From an optimization exercise on the open Yosys and OpenROAD flow, aimed at small area; shortcuts taken in it are not production practice. Only simulation tests tie the RTL to the original design; equivalence was not proved. Power figures rest on the tool's default switching activity, not on a simulated workload.

**design.v**
```verilog
module Project
	(
		CLOCK_50,						 
        KEY,
        SW,
		PLOT_X,
		PLOT_Y,
		PLOT_COLOUR,
		PLOT_EN,
		LEDR,
		HEX0,
		HEX1,
		HEX2,
		HEX3
	);
	input			CLOCK_50;				 
	input   [9:0]   SW;
	input   [3:0]   KEY;
	output [6:0] HEX0, HEX1, HEX2, HEX3;
	output	[7:0]	PLOT_X;
	output	[6:0]	PLOT_Y;
	output	[2:0]	PLOT_COLOUR;
	output			PLOT_EN;
	output   [9:0] LEDR;
	wire resetn;
	assign resetn = KEY[0];
	assign LEDR[0] = finish_game;
	wire [2:0] colour;
	wire [7:0] x;
	wire [6:0] y;
	wire ldx;
	wire ldy;
	wire writeEn;
	wire finish_dino;
	wire draw;
	wire count_enable;
	wire erase;
	wire change;
	wire finish_erase;
	wire finish_ground;
	wire is_jump;
	wire draw_ground;
	wire ld_ground;
	wire [7:0] score;
	wire frame_updated;
	wire frame_counter;
	wire menu_enable;
	wire enable_count_ground;
	wire dino_frame_counter;
	wire finish_obstacle;
	wire finish_game;
	wire random;
	wire ld_menu;
	wire finish_menu;
	wire draw_menu;
	assign PLOT_X = x;
	assign PLOT_Y = y;
	assign PLOT_COLOUR = colour;
	assign PLOT_EN = writeEn;
	assign LEDR[9:1] = 9'd0;
	datapath d0(
					.clk(CLOCK_50),
					.ld_x(ldx),
					.ld_y(ldy),
					.ld_ground(ld_ground),
					.draw_ground(draw_ground),
					.finish_ground(finish_ground),
					.reset_n(resetn),
					.is_erase(erase),
					.is_change(change),
					.x_out(x),
					.random(random),
					.y_out(y),
					.shape(SW[0]),
					.ld_menu(ld_menu),
					.finish_menu(finish_menu),
					.color_out(colour),
					.jump(KEY[2]),
					.color_in(SW[3:1]),
					.score(score),
					.finish_dino(finish_dino),
					.menu_enable(menu_enable),
					.finish_erase(finish_erase),
					.draw(draw),
					.draw_menu(draw_menu),
					.finish_game(finish_game),
					.is_jump(is_jump),
					.finish_obstacle(finish_obstacle),
					.count_enable(count_enable),
					.frame_counter(frame_counter),
					.enable_count_ground(enable_count_ground),
					.frame_updated(frame_updated),
					.dino_frame_counter(dino_frame_counter));
    control c0(
				.clk(CLOCK_50),
				.reset_n(resetn),
				.go(KEY[1]),
				.start_menu(KEY[3]),
				.finish_erase(finish_erase),
				.ld_ground(ld_ground),
				.draw_ground(draw_ground),
				.finish_ground(finish_ground),
				.ld_x(ldx),
				.is_jump(is_jump),
				.ld_y(ldy),
				.draw_menu(draw_menu),
				.finish_obstacle(finish_obstacle),
				.writeEn(writeEn),
				.menu_enable(menu_enable),
				.draw(draw),
				.finish_dino(finish_dino),
				.ld_menu(ld_menu),
				.finish_menu(finish_menu),
				.count_enable(count_enable),
				.dino_frame_counter(dino_frame_counter),
				.is_erase(erase),
				.is_change(change),
				.frame_counter(frame_counter),
				.enable_count_ground(enable_count_ground),
				.frame_updated(frame_updated));
	lfsr r0 (
				.clk(CLOCK_50),
				.rst(!KEY[0]),
				.out(random)
				);
	hex_decoder H0(
		.hex_digit(score[3:0]),
		.segments(HEX0)
	);
	hex_decoder H1(
		.hex_digit(score[7:4]),
		.segments(HEX1)
	);
	hex_decoder H2(
		.hex_digit(4'b0000),
		.segments(HEX2)
	);
	hex_decoder H3(
		.hex_digit(4'b0110),
		.segments(HEX3)
	);
endmodule
module datapath
	(
		input clk,
		input ld_x, ld_y,
		input draw,
		input count_enable,
		input shape,
		input menu_enable,
		input frame_counter,
		input reset_n,
		input is_erase,
		input is_change,
		input dino_frame_counter,
		input draw_ground,
		input jump,
		input [3:0] random,
		input enable_count_ground,
		input ld_ground,
		input [2:0] color_in,
		input ld_menu,
		input draw_menu,
		output finish_menu,
		output reg finish_ground,
		output [7:0] x_out,
		output [6:0] y_out,
		output [2:0] color_out,
		output finish_dino,
		output reg finish_game,
		output finish_obstacle,
		output reg finish_erase,
		output reg frame_updated,
		output reg is_jump,
		output reg [7:0] score
	);
	reg [4:0] count;
	reg [4:0] menu_count;
	wire enable_frame;
	reg [2:0] frame_count;
	reg [27:0] frame_counter_value;
	reg [27:0] dino_counter_value;
	reg [2:0] count_x, count_y;
	reg [7:0] count_ground;
	reg [7:0] x;
	reg [6:0] y;
	reg [7:0] erase_x;
	reg [27:0] box_frame_counter;
	reg [27:0] score_counter;
	reg [6:0] erase_y;
	reg [7:0] x_orig;
	reg [6:0] y_orig;
	reg [7:0] x_menu;
	reg [6:0] y_menu;
	reg [6:0] obstacle;
	reg [6:0] y_ground;
	reg [2:0] color;
	reg [7:0] box_x_orig;
	reg [6:0] box_y_orig;
	reg [3:0] erase_box_x;
	reg [6:0] constant;
	reg [3:0] erase_box_y;
	reg is_moving_box;
	reg update_box;
	reg dir;
	reg top_bound;
	reg one_cycle;
	reg start_obstacle;
	reg finish_erase_box;
	reg enable_count_obstacle;
	always @(posedge clk) begin
		if (!reset_n)
			frame_counter_value <= 28'd0;
		else if(frame_counter_value == 28'd25000)
			frame_counter_value <= 28'd0;
		else if(frame_counter == 1'b1)
			frame_counter_value <= frame_counter_value + 1'b1;
	end
	assign finish_obstacle = (frame_counter_value == 28'd25000) ? 1 : 0;
	always @(posedge clk) begin
		if (!reset_n)
			dino_counter_value <= 28'd0;
		else if(dino_counter_value == 28'd25000)
			dino_counter_value <= 28'd0;
		else if(dino_frame_counter == 1'b1)
			dino_counter_value <= dino_counter_value + 1'b1;
	end
	assign finish_dino = (dino_counter_value == 28'd25000) ? 1 : 0;
	always @(posedge clk) begin
		if (!reset_n) begin
			is_jump <= 1'b0;
			is_moving_box <= 1'b0;
			start_obstacle <= 1'b0;
			enable_count_obstacle <= 1'b0;
		end
		else if (one_cycle == 1'b1) begin
			is_jump <= 1'b0;
			end
		else if (!jump) begin
			is_jump <= 1'b1;
			is_moving_box <= 1'b1;
			start_obstacle <= 1'b1;
			enable_count_obstacle <= 1'b1;
		end
	end 
	always @(posedge clk) begin
		if(!reset_n) begin
			score_counter <= 28'd0;
			score <= 8'b0;
		end
		if (score_counter == 28'd500000) begin
			if (finish_game) begin
				score_counter <= 28'd0;
				score <= score + 1;
			end
			else
				score_counter <= 28'd0;
		end
		else if(is_moving_box) begin
		begin
			score_counter <= score_counter + 1;
		end
	end
	end
	always @(posedge clk) begin
		if(!reset_n) begin
			box_x_orig <= 8'd151;
			box_y_orig <= 7'd98;
			constant <= 7'd98;
		end
		if(is_moving_box && update_box)
			box_x_orig <= box_x_orig - 1'b1;
		if (x_orig - box_x_orig == 13)
			box_y_orig <= constant - 15*random[2:0];
	end
	always @(posedge clk) begin
		if(!reset_n) begin
			box_frame_counter <= 28'd0;
			update_box <= 1'b0;
		end
		if (box_frame_counter == 28'd25000) begin
			box_frame_counter <= 28'd0;
			update_box <= 1'b1;
		end
		else if(is_moving_box) begin
		if (!finish_erase_box)
		begin
			update_box <= 1'b0;
			box_frame_counter <= box_frame_counter + 1;
		end
	end
	end
	always @(posedge clk) begin
		if (!reset_n) begin
			finish_ground <= 1'b0;
			finish_erase_box <= 1'b0;
			count_ground <= 8'd0;
			obstacle <= 7'd0;
			count <= 5'd0;
			erase_x <= 8'd0;
			erase_y <= 7'd0;
			erase_box_x <= 4'd0;
			finish_game <= 1'b1;
			erase_box_y <= 4'd0;
			one_cycle <= 1'b0;
			top_bound <= 1'b0;
			finish_erase <= 1'b0;
			menu_count <= 5'd0;
			dir <= 1'b0;
			x <= 8'd0;
			y <= 7'd0;
			color <= 3'd0;
		end
		if (finish_erase)begin
			count <= 5'd0;
			finish_erase <= 1'b0;
		end
		if (count_enable) begin
			if (!shape) begin
			if (count != 31) begin
			count <= count + 1;
			end
			end
			end
		if (menu_enable) begin
			if (menu_count == 19) begin
				menu_count <= 0;
			end
			else begin
				menu_count <= menu_count + 1'b1;
			end
		end
		if (box_x_orig - x_orig <= 2 || x_orig - box_x_orig <= 2) begin
				if (y_orig - box_y_orig  <= 2) begin
					finish_game <= 1'b0;
				end
		end
		if (ld_x)
				x_orig <= {1'b0, 7'b0001111};
		if (ld_y)
				y_orig <= 7'b1100100;
		if (ld_ground)
				y_ground <= 7'b1101010;
		if (one_cycle)
				top_bound <= 1'b0;
		if(ld_menu) begin
			x_menu <= 8'd70;
			y_menu <= 7'd50;
		end
		if (y_orig == 7'b1100100)begin
				dir <= 1'b0;
				if (top_bound == 1'b0)
					one_cycle <= 1'b0;
				else
					one_cycle <= 1'b1;
		end
		else if (y_orig == 7'b0111100) begin
				dir <= 1'b1;
				top_bound <= 1'b1;
			end
		if (is_change) begin
			if (!dir)
				y_orig <= y_orig - 1;
			else
				y_orig <= y_orig + 1;
		end
		if (draw_menu) begin
			color <= 3'b111;
			if (menu_count == 0) begin
				x <= x_menu;
				y <= y_menu;
			end
			else if (menu_count == 1) begin
				x <= x_menu;
				y <= y_menu + 1'b1;
			end
			else if (menu_count == 2) begin
				x <= x_menu;
				y <= y_menu + 2'd2;
			end
			else if (menu_count == 3) begin
				x <= x_menu;
				y <= y_menu + 2'd3;
			end
			else if (menu_count == 4) begin
				x <= x_menu+3'd4;
				y <= y_menu;
			end
			else if (menu_count == 5) begin
				x <= x_menu+3'd4;
				y <= y_menu+1'b1;
			end
			else if (menu_count == 6) begin
				x <= x_menu+3'd4;
				y <= y_menu+2'd2;
			end
			else if (menu_count == 7) begin
				x <= x_menu+3'd4;
				y <= y_menu+2'd3;
			end
			else if (menu_count == 8) begin
				x <= x_menu-2'd2;
				y <= y_menu+3'd5;
			end
			else if (menu_count == 9) begin
				x <= x_menu-2'd2;
				y <= y_menu+3'd6;
			end
			else if (menu_count == 10) begin
				x <= x_menu-1'b1;
				y <= y_menu+3'd7;
			end
			else if (menu_count == 11) begin
				x <= x_menu;
				y <= y_menu+4'd8;
			end
			else if (menu_count == 12) begin
				x <= x_menu+1'b1;
				y <= y_menu+4'd8;
			end
			else if (menu_count == 13) begin
				x <= x_menu+2'd2;
				y <= y_menu+4'd8;
			end
			else if (menu_count == 14) begin
				x <= x_menu+2'd3;
				y <= y_menu+4'd8;
			end
			else if (menu_count == 15) begin
				x <= x_menu+3'd4;
				y <= y_menu+4'd8;
			end
			else if (menu_count == 16) begin
				x <= x_menu+3'd5;
				y <= y_menu+3'd7;
			end
			else if (menu_count == 17) begin
				x <= x_menu+3'd6;
				y <= y_menu+3'd6;
			end
			else if (menu_count == 18) begin
				x <= x_menu+3'd6;
				y <= y_menu+3'd5;
			end
		end
		if (draw) begin
			if (!shape) begin
			color <= 3'b111;
			if (count == 0) begin
				x <= x_orig;
				y <= y_orig;
			end
			if (count == 1) begin
				x <= x_orig-1'b1;
				y <= y_orig;
			end
			if (count == 2) begin
				x <= x_orig-2'd2;
				y <= y_orig;
			end
			if (count == 3) begin
				x <= x_orig+1'b1;
				y <= y_orig;
			end
			if (count == 4) begin
				x <= x_orig+2'd2;
				y <= y_orig;
			end
			if (count == 5) begin
				x <= x_orig;
				y <= y_orig+1'b1;
			end
			if (count == 6) begin
				x <= x_orig;
				y <= y_orig + 2'd2;
			end
			if (count == 7) begin
				x <= x_orig;
				y <= y_orig - 1'b1;
			end
			if (count == 8) begin
				x <= x_orig;
				y <= y_orig - 2'd2;
			end
			if (count == 9) begin
				x <= x_orig - 1'b1;
				y <= y_orig + 2'd3;
			end
			if (count == 10) begin
				x <= x_orig + 1'b1;
				y <= y_orig + 2'd3;
			end
			if (count == 11) begin
				x <= x_orig + 2'd2;
				y <= y_orig + 3'd4;
			end
			if (count == 12) begin
				x <= x_orig - 2'd2;
				y <= y_orig + 3'd4;
			end
			if (count == 13) begin
				x <= x_orig + 2'd3;
				y <= y_orig + 3'd5;
			end
			if (count == 14) begin
				x <= x_orig - 2'd3;
				y <= y_orig + 3'd5;
			end
			if (count == 15) begin
				x <= x_orig - 2'd2;
				y <= y_orig - 3'd6;
			end
			if (count == 16) begin
				x <= x_orig - 2'd2;
				y <= y_orig - 3'd5;
			end
			if (count == 17) begin
				x <= x_orig - 2'd2;
				y <= y_orig - 3'd4;
			end
			if (count == 18) begin
				x <= x_orig - 2'd2;
				y <= y_orig - 3'd3;
			end
			if (count == 19) begin
				x <= x_orig - 1'b1;
				y <= y_orig - 3'd6;
			end
			if (count == 20) begin
				x <= x_orig - 1'b1;
				y <= y_orig - 3'd5;
			end
			if (count == 21) begin
				x <= x_orig - 1'b1;
				y <= y_orig - 3'd4;
			end
			if (count == 22) begin
				x <= x_orig - 1'b1;
				y <= y_orig - 3'd3;
			end
			if (count == 23) begin
				x <= x_orig;
				y <= y_orig - 3'd6;
			end
			if (count == 24) begin
				x <= x_orig;
				y <= y_orig - 3'd5;
			end
			if (count == 25) begin
				x <= x_orig;
				y <= y_orig - 3'd4;
			end
			if (count == 26) begin
				x <= x_orig;
				y <= y_orig - 3'd3;
			end
			if (count == 27) begin
				x <= x_orig + 1'b1;
				y <= y_orig - 3'd6;
			end
			if (count == 28) begin
				x <= x_orig + 1'b1;
				y <= y_orig - 3'd5;
			end
			if (count == 29) begin
				x <= x_orig + 1'b1;
				y <= y_orig - 3'd4;
			end
			if (count == 30) begin
				x <= x_orig + 1'b1;
				y <= y_orig - 3'd3;
			end
			if (count == 31) begin
				if (start_obstacle) begin
					if (obstacle == 7'd64)
						obstacle <= 6'd0;
					else if (enable_count_obstacle) begin
						color <= 3'b101;
						y <= box_y_orig + obstacle[5:3];
						x <= box_x_orig + obstacle[2:0];
						obstacle <= obstacle + 1'b1;
					end
				end
			end
			end
			else begin
				if (draw)
					color <= 3'b111;
				if (count == 0) begin
					x <= x_orig;
					y <= y_orig + 2'd2;
				end
				if (count == 1) begin
					x <= x_orig - 1'b1;
					y <= y_orig + 2'd2;
				end
				if (count == 2) begin
					x <= x_orig - 2'd2;
					y <= y_orig + 2'd2;
				end
				if (count == 3) begin
					x <= x_orig;
					y <= y_orig + 2'd3;
				end
				if (count == 4) begin
					x <= x_orig - 1'b1;
					y <= y_orig + 2'd3;
				end
				if (count == 5) begin
					x <= x_orig - 2'd2;
					y <= y_orig + 2'd3;
				end
				if (count == 6) begin
					x <= x_orig;
					y <= y_orig + 3'd4;
				end
				if (count == 7) begin
					x <= x_orig - 2'd2;
					y <= y_orig + 3'd4;
				end
				if (count == 8) begin
					x <= x_orig;
					y <= y_orig + 3'd5;
				end
				if (count == 9) begin
					x <= x_orig - 2'd2;
					y <= y_orig + 3'd5;
				end
				if (count == 10) begin
					x <= x_orig + 1'b1;
					y <= y_orig + 1'b1;
				end
				if (count == 11) begin
					x <= x_orig + 2'd2;
					y <= y_orig + 1'b1;
				end
				if (count == 12) begin
					x <= x_orig + 1'b1;
					y <= y_orig;
				end
				if (count == 13) begin
					x <= x_orig + 2'd2;
					y <= y_orig;
				end
				if (count == 14) begin
					x <= x_orig;
					y <= y_orig + 2'd3;
			end
			end
		end
		else if (draw_ground) begin
			if (count_ground == 8'd159) begin
				finish_ground <= 1'b1;
				count_ground <= 8'd0;
			end
			else if (enable_count_ground)begin
				color <= color_in;
				x <= count_ground;
				y <= y_ground;
				count_ground <= count_ground + 1'b1;
			end
		end
		else if(is_erase) begin
			color <= 3'b000;
			if(erase_y == 7'd106) begin
				finish_erase <= 1'b1;
				erase_y <= 7'd0;
				erase_x <= 8'd0;
			end
			else if(erase_x == 8'd160) begin
				erase_x <= 8'd0;
				erase_y <= erase_y + 1'b1;
			end
			else begin
				erase_x <= erase_x + 1'b1;
			x <= erase_x;
			y <= erase_y;
			end
		end
			else begin
				if (start_obstacle) begin
					color <= 3'b000;
					if (obstacle == 7'd64)begin
						obstacle <= 6'd0;
					end
					else if (enable_count_obstacle) begin
						color <= 3'b101;
						y <= box_y_orig + obstacle[5:3];
						x <= box_x_orig + obstacle[2:0];
						obstacle <= obstacle + 1'b1;
					end
				end
			end
	end
	assign x_out = x; 
	assign y_out = y;
   assign color_out = color;
endmodule
module control
	(
		input clk,
		input reset_n,
		input go,
		input start_menu,
		input finish_obstacle,
		input finish_dino,
		input finish_ground,
		input frame_updated,
		input finish_erase,
		input is_jump,
		input finish_menu,
		output reg ld_x, ld_y, menu_enable, dino_frame_counter, draw_menu, ld_menu, ld_ground, enable_count_ground, draw_ground, writeEn, draw, count_enable, is_erase, is_change, frame_counter
	);
	reg [2:0] current_state, next_state;
	localparam 	start = 3'd0,
					start_wait = 3'd1,
					ground = 3'd2,
					menu = 3'd3,
					draw_dino = 3'd4,
					draw_obstacle = 3'd5,
					erase = 3'd6,
					change_x_y = 3'd7;
	always @(*) begin
		case (current_state)
			start: next_state = go ? start : start_wait;
			start_wait: next_state = go ? menu : start_wait;
			menu : next_state = start_menu ? menu : ground;
			ground: next_state = finish_ground ? draw_dino : ground;
			draw_dino: next_state = finish_dino ? erase : draw_dino;
			erase : begin
						if(finish_erase)begin
							if(is_jump)begin
								next_state = change_x_y;
							end
							else
								next_state = draw_dino;
						end
						else
							next_state = erase;
						end
			change_x_y : next_state = draw_dino;
			default : next_state = start;
		endcase
	end
	always @(*) begin
		ld_x = 1'b0;
		ld_y = 1'b0;
		ld_ground = 1'b0;
		ld_menu = 1'b0;
		draw_menu = 1'b0;
		writeEn = 1'b0;
		draw = 1'b0;
		count_enable = 1'b0;
		draw_ground = 1'b0;
		is_erase = 1'b0;
		dino_frame_counter = 1'b0;
		is_change = 1'b0;
		enable_count_ground = 1'b0;
		frame_counter = 1'b0;
		menu_enable = 1'b0;
		case (current_state)
			start: begin
				ld_x = 1'b1;
				ld_y = 1'b1;
			end
			start_wait: begin
				ld_x = 1'b1;
				ld_y = 1'b1;
				ld_ground =1'b1;
				ld_menu = 1'b1;
			end
			ground: begin
				draw_ground = 1'b1;
				enable_count_ground = 1'b1;
				writeEn = 1'b1;
			end
			menu: begin
				draw_menu = 1'b1;
				writeEn = 1'b1;
				menu_enable = 1'b1;
			end
			draw_dino: begin
				writeEn = 1'b1;
				dino_frame_counter = 1'b1;
				draw = 1'b1;
				count_enable = 1'b1;
				frame_counter = 1'b1;
			end
			erase: begin
				writeEn = 1'b1;
				is_erase = 1'b1;
				count_enable = 1'b1;
			end
			change_x_y: begin
				is_change = 1'b1;
			end
		endcase
	end
	always @(posedge clk) begin
		if (!reset_n)
			current_state <= start;
		else
			current_state <= next_state;
	end
endmodule
module lfsr (out, clk, rst);
  output reg [3:0] out;
  input clk, rst;
  wire feedback;
  assign feedback = ~(out[3] ^ out[2]);
always @(posedge clk)
  begin
    if (rst)
      out <= 4'b0;
    else
      out <= {out[2:0],feedback};
  end
endmodule
module hex_decoder(hex_digit, segments);
    input [3:0] hex_digit;
    output reg [6:0] segments;
    always @(*)
        case (hex_digit)
            4'h0: segments = 7'b100_0000;
            4'h1: segments = 7'b111_1001;
            4'h2: segments = 7'b010_0100;
            4'h3: segments = 7'b011_0000;
            4'h4: segments = 7'b001_1001;
            4'h5: segments = 7'b001_0010;
            4'h6: segments = 7'b000_0010;
            4'h7: segments = 7'b111_1000;
            4'h8: segments = 7'b000_0000;
            4'h9: segments = 7'b001_1000;
            4'hA: segments = 7'b000_1000;
            4'hB: segments = 7'b000_0011;
            4'hC: segments = 7'b100_0110;
            4'hD: segments = 7'b010_0001;
            4'hE: segments = 7'b000_0110;
            4'hF: segments = 7'b000_1110;   
            default: segments = 7'h7f;
        endcase
endmodule
```
**config.mk**
```make
export PLATFORM = sky130hd
export DESIGN_NAME = Project
export DESIGN_NICKNAME = Project
export VERILOG_FILES = /design/flow/design.v
export SDC_FILE = /design/flow/constraint.sdc
export NUM_CORES = 4
export LEC_CHECK = 0
export CAP_MARGIN = 20
export CORE_MARGIN = 2
export CORE_UTILIZATION = 40
export SLEW_MARGIN = 20
```
**constraint.sdc**
```tcl
create_clock -name core_clock -period 10.0 [get_ports {CLOCK_50}]
set_input_delay 2.0000 -clock core_clock [delete_from_list [all_inputs] [get_ports {CLOCK_50}]]
set_output_delay 2.0000 -clock core_clock [all_outputs]
set_load 0.01 [all_outputs]
```
**run.sh**
```bash
#!/bin/bash
# synth_recipe.tcl (not shown) runs the flow's synth.tcl, then flattens the netlist and writes it again
# the make line also repeats each setting of config.mk as NAME=value (left out here)
make -C /OpenROAD-flow-scripts/flow DESIGN_CONFIG=/design/flow/config.mk WORK_HOME=/design/flow/orfs CLKGATE_MAP_FILE= SYNTH_SCRIPT=/design/flow/synth_recipe.tcl finish
```
Figure 1. Where the registers sit.
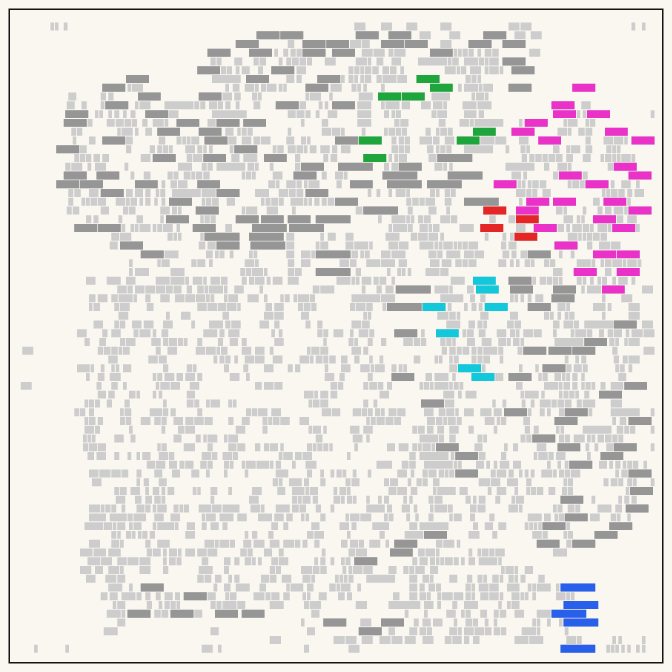
- `d0.menu_count`: blue (sequential cells 5; where lower right)
- `d0.dino_counter_value`: magenta (sequential cells 28; where upper right)
- `d0.obstacle`: cyan (sequential cells 7; where middle right)
- `r0.out`: red (sequential cells 4)
- `d0.score`: green (sequential cells 8)
- not coloured: 145

Figure 2. Met2 routing.
The bar under the picture is 50 µm long.
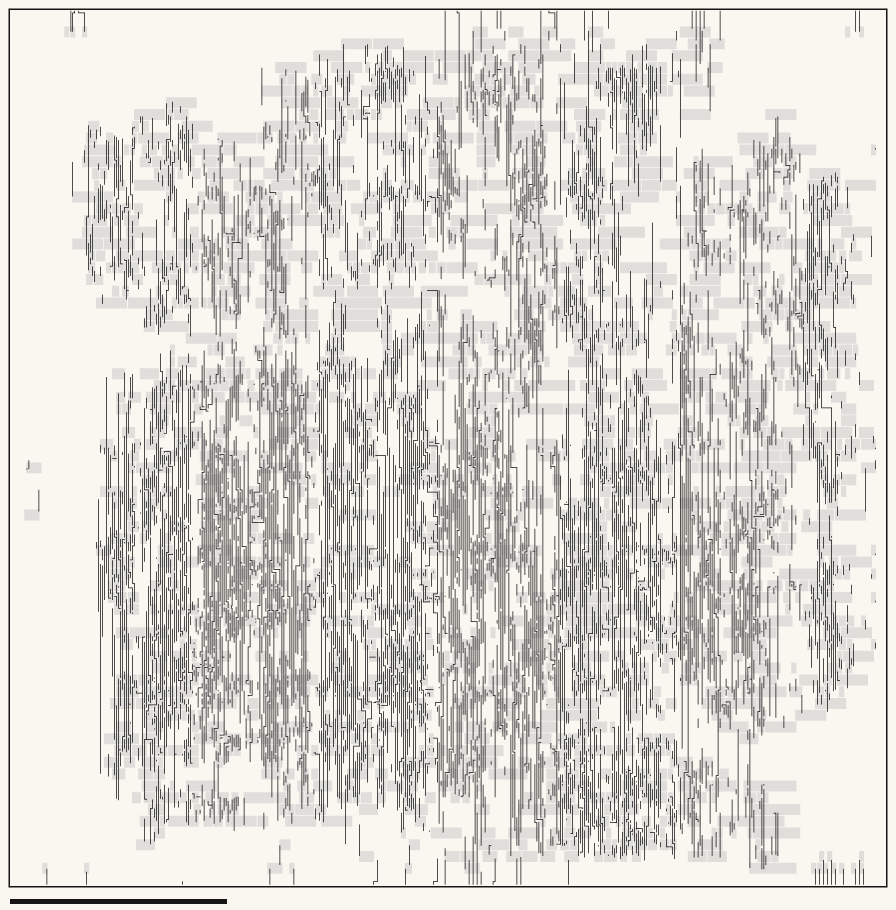
- share of all routed wire: 43%
- longest straight run: 69.7 µm
- nets with wire on the layer: 1,713
- wire length on this layer: 23.4 mm
- main direction: vertical

Figure 3. Placement view.
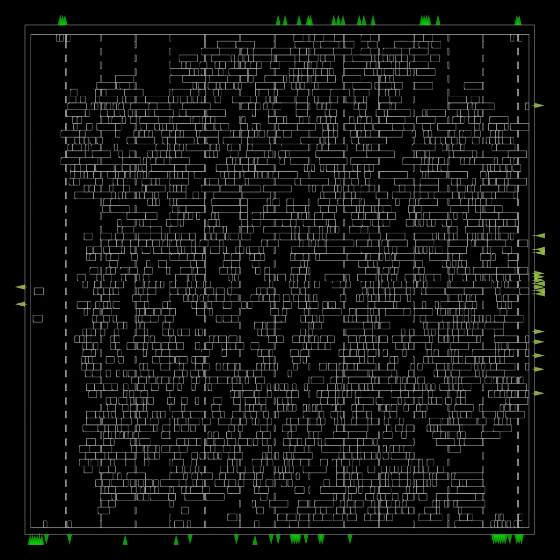
Seq area share: 24.58%
Seq cells: 197
core area: 38,740 µm²

Figure 4. Clock distribution.
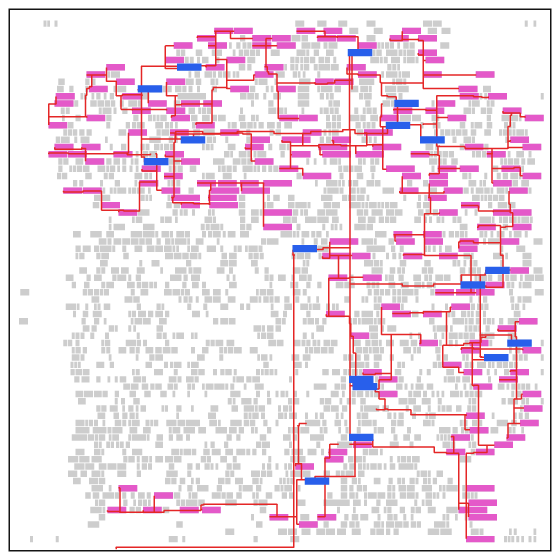
- clock-net drivers: blue (count 17)
- clock wires: red (length 2,810 µm)
- flip-flops: magenta (count 197)
- routed clock nets: 18
- flops lie: widely spread
later-pin clock latency in the skew report: 0.47 ns
clock skew: 0.01516 ns
clock power share: 38.6%

==> impl_metrics.toml <==
[timing]
hold_viol = 0
fmax_mhz = 226.6
setup_tns_ns = 0
final_max_slew_viol_count = 0
slew_headroom_pct = 33.36
setup_viol = 0

[pwr]
share_comb_of_total_power_pct = 15.6
switching_share_pct = 31.06
intPower_mw = 1.291
netSwitchingPower_mw = 0.5815
power_leakage_nw = 6.205
power_frac_seq_pct = 45.8

[setup_path]
arrival_ns = 4.79
reg2reg_setup_slack_ns = 5.86
cp-endpoint = "d0.y[1]$_DFF_P_"
worst-path-max-fanout = 42
crit_family = "compound AO/OA/AOI/OAI gates"
critPathLaunch = "KEY[0]"
crit_top_cell = "o21ai_0"
cp_slowest_cell = "a22oi_1"
ff2ff_path_depth = 9
r2r_start = "d0.y_orig[1]$_SDFFCE_PN0P_"
cp_cell_sequence = "buf_2 -> buf_4 -> nand2_1 -> a2bb2oi_1 -> o221ai_1 -> a22oi_1 -> o21ai_0 -> a2111oi_0 -> o21ai_0 -> a21oi_1"
critPathKind = "input pin to register"
start_kind = "input pin"
worst-path-buf-inv = 2

[place]
dpl.hpwl_um = 39340

[detailed_routing]
vias = 16439
drt-wirelength-per-cell_um = 20.95
final_antenna_net_count = 0
drt_pre_antenna_iters = 6

[global_route]
grt_pass1_wl_um = 85440
antenna_found_initial = 2
grt_pass1_vias = 14978
track_usage_pct = 26.14

[layout]
area_growth_pct = 7.954
final_common_cell = "nand2_1"
fillerInstances = 4003
ff_latch_area_um2 = 4174
nNetsFinal = 2162
final_cell_mix = "nand2_1, nor2_1, dfxtp_1, o21ai_0, a21oi_1"

[clock_tree]
cts_buffers = 17
cts_tree = "built"
cts.path.max_buffers = 2
cts_hold_buf = 0
clkTransAtPathRegs_ns = 0.08
htree_levels = 4

[logic_synthesis]
syn_inst = 2131
synth.distinct_cells = 100
yosys_warnings = 6
synthArstFlopShare_pct = 0
synth_edf_count = 23
yosysSeqAreaShare_pct = 26.54

[floorplan]
die_w_um = 202.3
start_util_pct = 40.61
die_y_um = 202.3

[run_status]
run_status = "timing/DRC/antenna clean"
-- flip-flops by register name, summed over array words and instances (netlist names), 2 cells and up --
| register | count |
|---|---|
| d0.box_frame_counter | 28 |
| d0.dino_counter_value | 28 |
| d0.score_counter | 28 |
| d0.box_x_orig | 8 |
| d0.count_ground | 8 |
| d0.erase_x | 8 |
| d0.score | 8 |
| d0.x | 8 |
| HEX0 | 7 |
| HEX1 | 7 |
| d0.erase_y | 7 |
| d0.obstacle | 7 |
| d0.y | 7 |
| d0.y_orig | 7 |
| d0.count | 5 |
| d0.menu_count | 5 |
| r0.out | 4 |
| c0.current_state | 3 |
| d0.color | 3 |
| d0.box_y_orig | 2 |
-- area by class of cell --
cell class | instances | area share, %
multi-input cells | 1727 | 62.59
flip-flops and latches | 197 | 24.58
repair buffers | 75 | 3.905
well taps | 518 | 3.817
clock buffers | 18 | 2.527
inverters | 66 | 1.459
clock inverters | 14 | 1.076
diodes | 3 | 0.04421
-- synth_stat cells, types with 10 or more instances --
cell         n
a221oi_1    18
a2111oi_0   13
xor2_1      42
nor3_1      43
mux2i_1     25
o22ai_1     21
o31ai_1     29
nor2_1     223
and3_1      35
nor2b_1     25
or3_1       20
o21ai_0    152
edfxtp_1    23
clkbuf_1    89
dfxtp_1    174
buf_2       32
a21o_1      10
nand4_1     37
buf_1       11
a22oi_1     11
a221o_1     10
o221ai_1    16
xnor2_1     47
o2111ai_1   15
and2_1      16
buf_4       27
a22o_1      10
a211oi_1    27
nor4_1      22
inv_1       61
nand2_1    256
a21oi_1    135
o21ai_1     12
a31oi_1     32
o211ai_1    33
nand2b_1    22
nand3_1     99
or2_2       16
ha_1        62
-- cell families after synthesis --
logic type,after synthesis,synth area share [%]
xor+xnor,89,4.955
fa+ha+maj,63,5.059
other cells,2,0.04774
buf+inv,228,6.483
flops,197,26.54
mux,28,1.806
compound gates,630,26.67
simple gates,894,28.44
-- worst min path at each step --
| stage | to | cells after the start | slack [ns] | startpoint |
|---|---|---|---|---|
| CTS | r0.out[2]$_SDFF_PN0_ | 1 | 0.45 | r0.out[1]$_SDFF_PN0_ |
| detailed placement | r0.out[2]$_SDFF_PN0_ | 1 | 0.43 | r0.out[1]$_SDFF_PN0_ |
| floorplan | r0.out[1]$_SDFF_PN0_ | 2 | 0.41 | r0.out[0]$_SDFF_PN0_ |
| global route | r0.out[2]$_SDFF_PN0_ | 1 | 0.47 | r0.out[1]$_SDFF_PN0_ |
| global placement | r0.out[2]$_SDFF_PN0_ | 1 | 0.42 | r0.out[1]$_SDFF_PN0_ |
| finish | r0.out[2]$_SDFF_PN0_ | 1 | 0.44 | r0.out[1]$_SDFF_PN0_ |
-- per-layer routing --
| layer | up-vias | track usage (%) | wire (µm) |
|---|---|---|---|
| li1 | 7747 | - | - |
| met1 | 7802 | 36.57 | 24850 |
| met2 | 748 | 38.98 | 23440 |
| met3 | 140 | 5.611 | 4649 |
| met4 | 2 | 10.40 | 1885 |
| met5 | - | 0 | 13 |
-- stage by stage --
stage	cell area [µm²]	total power, mW	cells	utilization (%)
after floorplan	15810	1.053	2152	-
final	16980	1.872	2618	43.84
after detailed placement	16360	1.159	2583	42.24
after CTS	16970	1.883	2615	43.82
after global routing	16970	1.946	2615	43.82
after global placement	16360	1.158	2583	42.24
-- power by group through the flow --
| stage | Clock [mW] | Combinational [mW] | Sequential [mW] |
|---|---|---|---|
| 5_1_grt | 0.769 | 0.315 | 0.861 |
| 6_report | 0.722 | 0.292 | 0.858 |
| 4_1_cts | 0.740 | 0.286 | 0.857 |
| 3_5_place_dp | 0 | 0.285 | 0.875 |
| 3_3_place_gp | 0 | 0.284 | 0.874 |
| 2_1_floorplan | 0 | 0.188 | 0.865 |
-- worst register-to-register path, cell delays in order (launching register included) --
cell	delay (ns)
edfxtp_1	0.34
buf_4	0.30
clkinv_1	0.60
ha_1	0.66
xor2_1	0.78
o22ai_1	0.15
nor2_1	0.22
o2111ai_1	0.20
o31ai_1	0.52
a31oi_1	0.21

-- afterwards: timing with drivers on the ports --
Ports are ideal in the flow. The routed layout listed here was re-timed in OpenROAD.
Step 1 sets driving cells, clkbuf_16 on the clock port and buf_2 on the other inputs (assumed; they add their load-dependent delay and slew).
Step 2 adds t to the input delays and takes it off the output delays; t is the mean of the earliest and latest rising clock arrival at the registers after step 1. Input paths then give back, and output paths get back, about the clock's delay inside the block.
Slacks: ideal ports / drivers / drivers and shift; pairs: ideal ports / drivers.
shift t [ns]: 0.510
slack for setup (ns): 5.588 / 5.620 / 5.110
hold slack, ns: 0.443 / 0.443 / 0.443
slew at the worst register clock pin (ns): 0.09 / 0.09
cell pins on the clock port's net: 1
After both steps this run still meets setup and hold. The setup slack of this run moves by +0.032 ns with the drivers and by -0.478 ns with both steps.
